Context: an optimization exercise on an open-source flow, tuned for small area. The choices shown serve that exercise and are no tape-out recipe.
Only simulation tests tie the RTL to the original design; equivalence was not proved.
No activity file was given, so power comes from the tool's default toggle rates.

$ cat run.sh
#!/bin/bash
# synth_recipe.tcl (not shown) runs the flow's synth.tcl, then flattens the netlist and writes it again
# the make line also repeats each setting of config.mk as NAME=value (left out here)
make -C /OpenROAD-flow-scripts/flow DESIGN_CONFIG=/design/flow/config.mk WORK_HOME=/design/flow/orfs CLKGATE_MAP_FILE= SYNTH_SCRIPT=/design/flow/synth_recipe.tcl finish
$ cat constraint.sdc
create_clock -name core_clock -period 7.0 [get_ports {clk}]
set_input_delay 1.4000 -clock core_clock [delete_from_list [all_inputs] [get_ports {clk}]]
set_output_delay 1.4000 -clock core_clock [all_outputs]
set_load 0.01 [all_outputs]
$ cat config.mk
export PLATFORM = sky130hd
export DESIGN_NAME = DSP_TOP
export DESIGN_NICKNAME = DSP_TOP
export VERILOG_FILES = /design/flow/design.v
export SDC_FILE = /design/flow/constraint.sdc
export NUM_CORES = 4
export LEC_CHECK = 0
export CAP_MARGIN = 20
export CORE_MARGIN = 2
export CORE_UTILIZATION = 40
export SLEW_MARGIN = 20
$ cat design.v
module pipeline(D, clk, enable, reset, Q);
  parameter F = 18;
  input [F-1:0] D;
  input clk, enable, reset;
  output reg [F-1:0] Q;
  parameter RSTTYPE = "SYNC";
  generate
    if (RSTTYPE == "SYNC") begin
      always @(posedge clk) begin
        if (reset) Q <= 0;
        else if (enable) Q <= D;
      end
    end else begin
      always @(posedge clk or posedge reset) begin
        if (reset) Q <= 0;
        else if (enable) Q <= D;
      end
    end
  endgenerate
endmodule
module DSP_TOP(
  A, B, BCIN, BCOUT, C, D, carryin, M, clk, opmode, P, PCIN, PCOUT,
  carryout, carryoutF, RSTA, RSTB, RSTC, RSTD, RSTM, RSTCARRYIN,
  RSTOPMODE, RSTP, CEA, CEB, CEC, CECARRYIN, CED, CEM, CEP, CEOPMODE
);
  input RSTA, RSTB, RSTC, RSTD, RSTM, RSTCARRYIN, RSTOPMODE, RSTP;
  input CEA, CEB, CEC, CECARRYIN, CED, CEM, CEP, CEOPMODE;
  input [17:0] A, B, D, BCIN;
  input [47:0] C;
  input clk, carryin;
  input [7:0] opmode;
  input [47:0] PCIN;
  output reg [35:0] M;
  output reg [47:0] P, PCOUT;
  output reg carryout, carryoutF;
  output reg [17:0] BCOUT;
  parameter A0REG = 0, A1REG = 1, B0REG = 0, B1REG = 1;
  parameter CREG = 1, DREG = 1, MREG = 1, PREG = 1;
  parameter CARRYINREG = 1, CARRYOUTREG = 1, OPMODEREG = 1;
  parameter CARRYINSEL = "OPMODE[5]";
  parameter B_INPUT = "DIRECT";
  parameter RSTTYPE = "SYNC";
  reg [17:0] A_out, A_out2, D_out, B_out, B_out2, B_out3, B2;
  reg [47:0] out_mux_x, out_mux_z;
  reg CIN, COUT;
  reg [47:0] post_adder_out;
  reg [7:0] opmode_out;
  reg Carry_Cascade_out;
  reg [47:0] C_out;
  reg [35:0] M_out, M_out_mult;
  wire [17:0] A1_out, A1_out2, D1_out, B1_out, B1_out3;
  wire CIN1, carryout1;
  wire [35:0] M1_out;
  wire [47:0] P1, C1_out;
  wire [7:0] opmode1;
  pipeline #(8) m0 (.reset(RSTOPMODE), .clk(clk), .enable(CEOPMODE), .Q(opmode1), .D(opmode));
  pipeline m1 (.reset(RSTA), .clk(clk), .enable(CEA), .Q(A1_out), .D(A));
  pipeline m2 (.reset(RSTA), .clk(clk), .enable(CEA), .Q(A1_out2), .D(A_out));
  pipeline m3 (.reset(RSTD), .clk(clk), .enable(CED), .Q(D1_out), .D(D));
  pipeline m4 (.reset(RSTB), .clk(clk), .enable(CEB), .Q(B1_out), .D(B2));
  pipeline m5 (.reset(RSTB), .clk(clk), .enable(CEB), .Q(B1_out3), .D(B_out2));
  pipeline #(36) m6 (.reset(RSTM), .clk(clk), .enable(CEM), .Q(M1_out), .D(M_out_mult));
  pipeline #(48) m7 (.reset(RSTC), .clk(clk), .enable(CEC), .Q(C1_out), .D(C));
  pipeline #(1) m8 (.reset(RSTCARRYIN), .clk(clk), .enable(CECARRYIN), .Q(CIN1), .D(Carry_Cascade_out));
  pipeline #(1) m9 (.reset(RSTCARRYIN), .clk(clk), .enable(CECARRYIN), .Q(carryout1), .D(COUT));
  pipeline #(48) m10 (.reset(RSTP), .clk(clk), .enable(CEP), .Q(P1), .D(post_adder_out));
  always @(*) begin
    opmode_out = OPMODEREG ? opmode1 : opmode;
    A_out  = A0REG ? A1_out : A;
    A_out2 = A1REG ? A1_out2 : A_out;
    D_out  = DREG ? D1_out : D;
    case (B_INPUT)
      "DIRECT":  B2 = B;
      "CASCADE": B2 = BCIN;
      default:   B2 = 0;
    endcase
    B_out = B0REG ? B1_out : B2;
    if (opmode_out[4] == 1) begin
      case (opmode_out[6])
        1'b0: B_out2 = D_out + B_out;
        1'b1: B_out2 = D_out - B_out;
      endcase
    end else begin
      B_out2 = B_out;
    end
    B_out3 = B1REG ? B1_out3 : B_out2;
    BCOUT = B_out3;
    M_out_mult = B_out3 * A_out2;
    M_out = MREG ? M1_out : M_out_mult;
    M = ~(~M_out);
    case (opmode_out[1:0])
      2'b00: out_mux_x = 0;
      2'b01: out_mux_x = { {12{M_out[35]}}, M_out };
      2'b10: out_mux_x = P1;
      2'b11: out_mux_x = {D_out[11:0], A, B};
    endcase
    C_out = CREG ? C1_out : C;
    case (opmode_out[3:2])
      2'b00: out_mux_z = 0;
      2'b01: out_mux_z = PCIN;
      2'b10: out_mux_z = P1;
      2'b11: out_mux_z = C_out;
    endcase
    Carry_Cascade_out = (CARRYINSEL == "OPMODE[5]") ? opmode_out[5] : (CARRYINSEL == "CARRYIN") ? carryin : 0;
    CIN = CARRYINREG ? CIN1 : Carry_Cascade_out;
    if (opmode_out[7])
      {COUT, post_adder_out} = out_mux_z - (out_mux_x + CIN);
    else
      {COUT, post_adder_out} = out_mux_z + out_mux_x + CIN;
    carryout = CARRYOUTREG ? carryout1 : COUT;
    carryoutF = carryout;
    P = PREG ? P1 : post_adder_out;
    PCOUT = P;
  end
endmodule
Fig. 1: placed cells, one colour a class
Bar = 100 um.
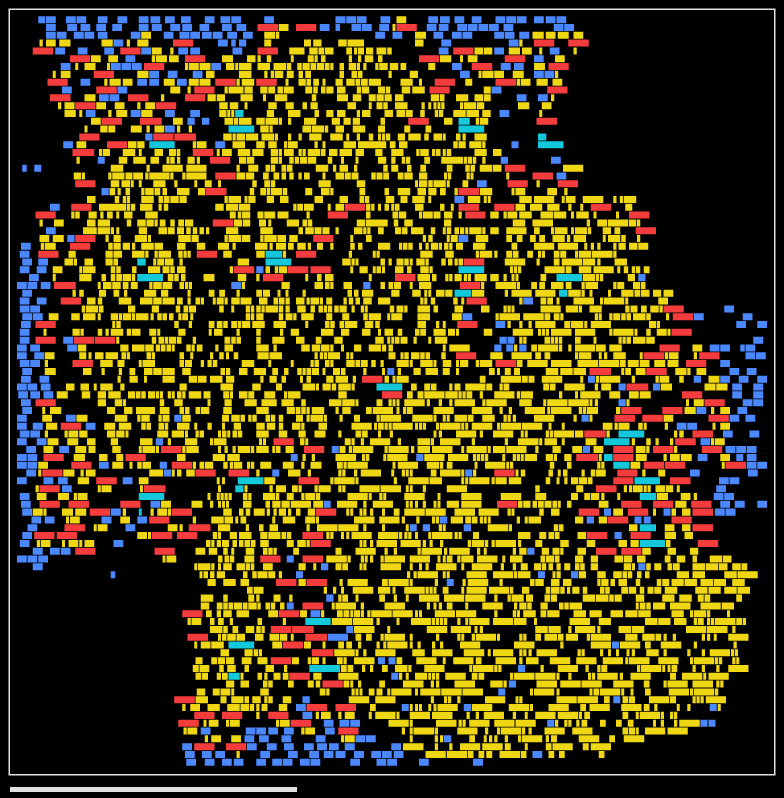
[cyan] clock drivers and dummy loads | cells: 32 | share of their area: 2.0%
[blue] remaining buffers and delay cells | cells: 401 | share of their area: 12%
[yellow] combinational and other logic | cells: 2869 | share of their area: 73%
[red] sequential cells | cells: 196 | share of their area: 13%

==> notes.md <==
status=complete, no violations; worst-skew pair later-pin latency=0.51 ns; critical path's largest stage delay=0.63 ns; antenna violation net count after detailed routing=0; n_taps=882; Crit. End Element=flop; power density over cell area=160 nW/um2; setup TNS=0 ns; combinational power share=50.8%; final setup vio count=0; most common cell after layout, fill and taps aside=inv_1; met3 WL=6.42 mm; Clk network pwr share=21.4%; HP Class=flop to flop; clk root buf=clkbuf_16; Non-clock buffering overhead=about an eighth; I/O pin cnt=346; clk tree area frac=1.94%; Slew @ Worst Pin=1.13 ns; CTS clk-pin slew, worst paths=0.08 ns; dpl hpwl=76.9 mm; Final Skew=0.0230 ns; Seq power=1.42 mW; Slew Limit Fails=0; Internal=around 2.9 mW; H-tree level count=4; Bufs and invs on worst path=5; largest net degree at the start of global routing=53; inverters=between 400 and 500; CP Class=flop to flop; FP Rows=96; Static Leak=15.0 nW; Simple-Gate Fraction of Synth Area=15.1%; DR WL met2=43.0 mm; Synth top area share=19.1%; Seq/Total Area, Yosys=14.3%; Ys Warns=6; Post-DP Area=31200 um2; Fmax=0.150 GHz; mux share of post-synthesis cell area=8.12%; worst reg2reg endpoint=m6.Q[34]$_SDFFE_PP0P_; hold endpoint=m5.Q[5]$_SDFFE_PP0P_; Req. time, crit path=7.38 ns; met2 Resource Use GR=42.7%; cell count after placement=4348; synth unique cells=96
Fig. 2: top view of the die
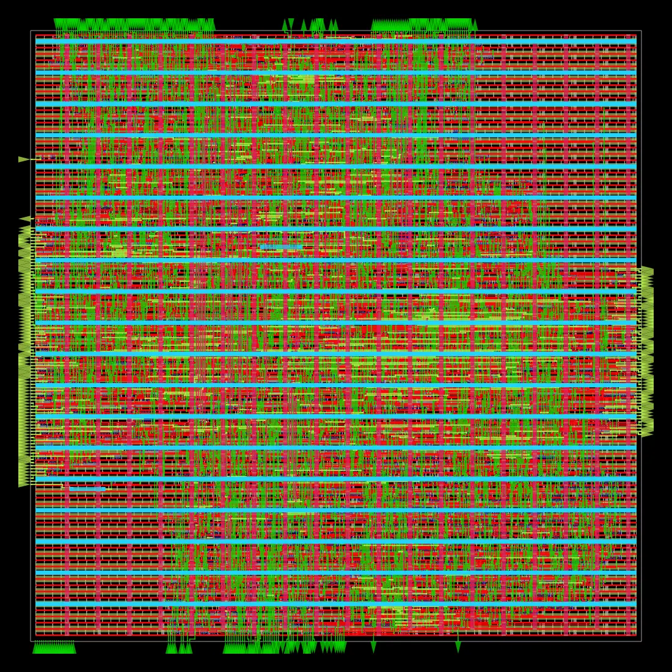
non-filler cells, final: 4381
die width: 266 um
Routed WL: 95.0 mm

## metrics by stage
step | worst slack [ns] | power, mW | util [%] | hold slack (ns)
detailed placement | 0.309 | 4.00 | 45.7 | 0.472
global route | 0.00103 | 5.44 | 46.6 | 0.515
finish | 0.350 | 5.09 | 46.6 | 0.484
global placement | 0.330 | 3.99 | 45.7 | 0.466
floorplan | 0.598 | 3.09 | - | 0.454
CTS | 0.264 | 5.10 | 46.6 | 0.484
## how the worst max path moves through the flow
stage	startpoint	end	cells after the start
2_1_floorplan	m5.Q[13]$_SDFFE_PP0P_	m6.Q[35]$_SDFFE_PP0P_	24
3_3_place_gp	m2.Q[3]$_SDFFE_PP0P_	m6.Q[34]$_SDFFE_PP0P_	22
3_5_place_dp	m2.Q[3]$_SDFFE_PP0P_	m6.Q[34]$_SDFFE_PP0P_	22
4_1_cts	m2.Q[3]$_SDFFE_PP0P_	m6.Q[34]$_SDFFE_PP0P_	22
5_1_grt	m5.Q[10]$_SDFFE_PP0P_	m6.Q[34]$_SDFFE_PP0P_	24
6_report	m5.Q[10]$_SDFFE_PP0P_	m6.Q[34]$_SDFFE_PP0P_	24

## port drivers added, routing unchanged
No port has a modelled driver above. Below, the same layout with a new extraction and two added sets of constraints.
Step 1 sets driving cells, clkbuf_16 on the clock port and buf_2 on the other inputs (assumed; they add their load-dependent delay and slew).
Step 2, shift: input delay + t, output delay - t, t = (earliest + latest rising clock arrival at the registers) / 2. This alone moves slack from input paths to output paths.
a / b / c = ideal ports / drivers / drivers and shift; a / b = the first two.
shift t [ns]: 0.552
setup WS [ns]: 0.350 / 0.350 / 0.350
slew at the worst register clock pin (ns): 0.09 / 0.09
After both steps setup and hold are still met in this run. For this run, drivers alone change the setup slack by 0.000 ns; drivers and shift together by 0.000 ns.
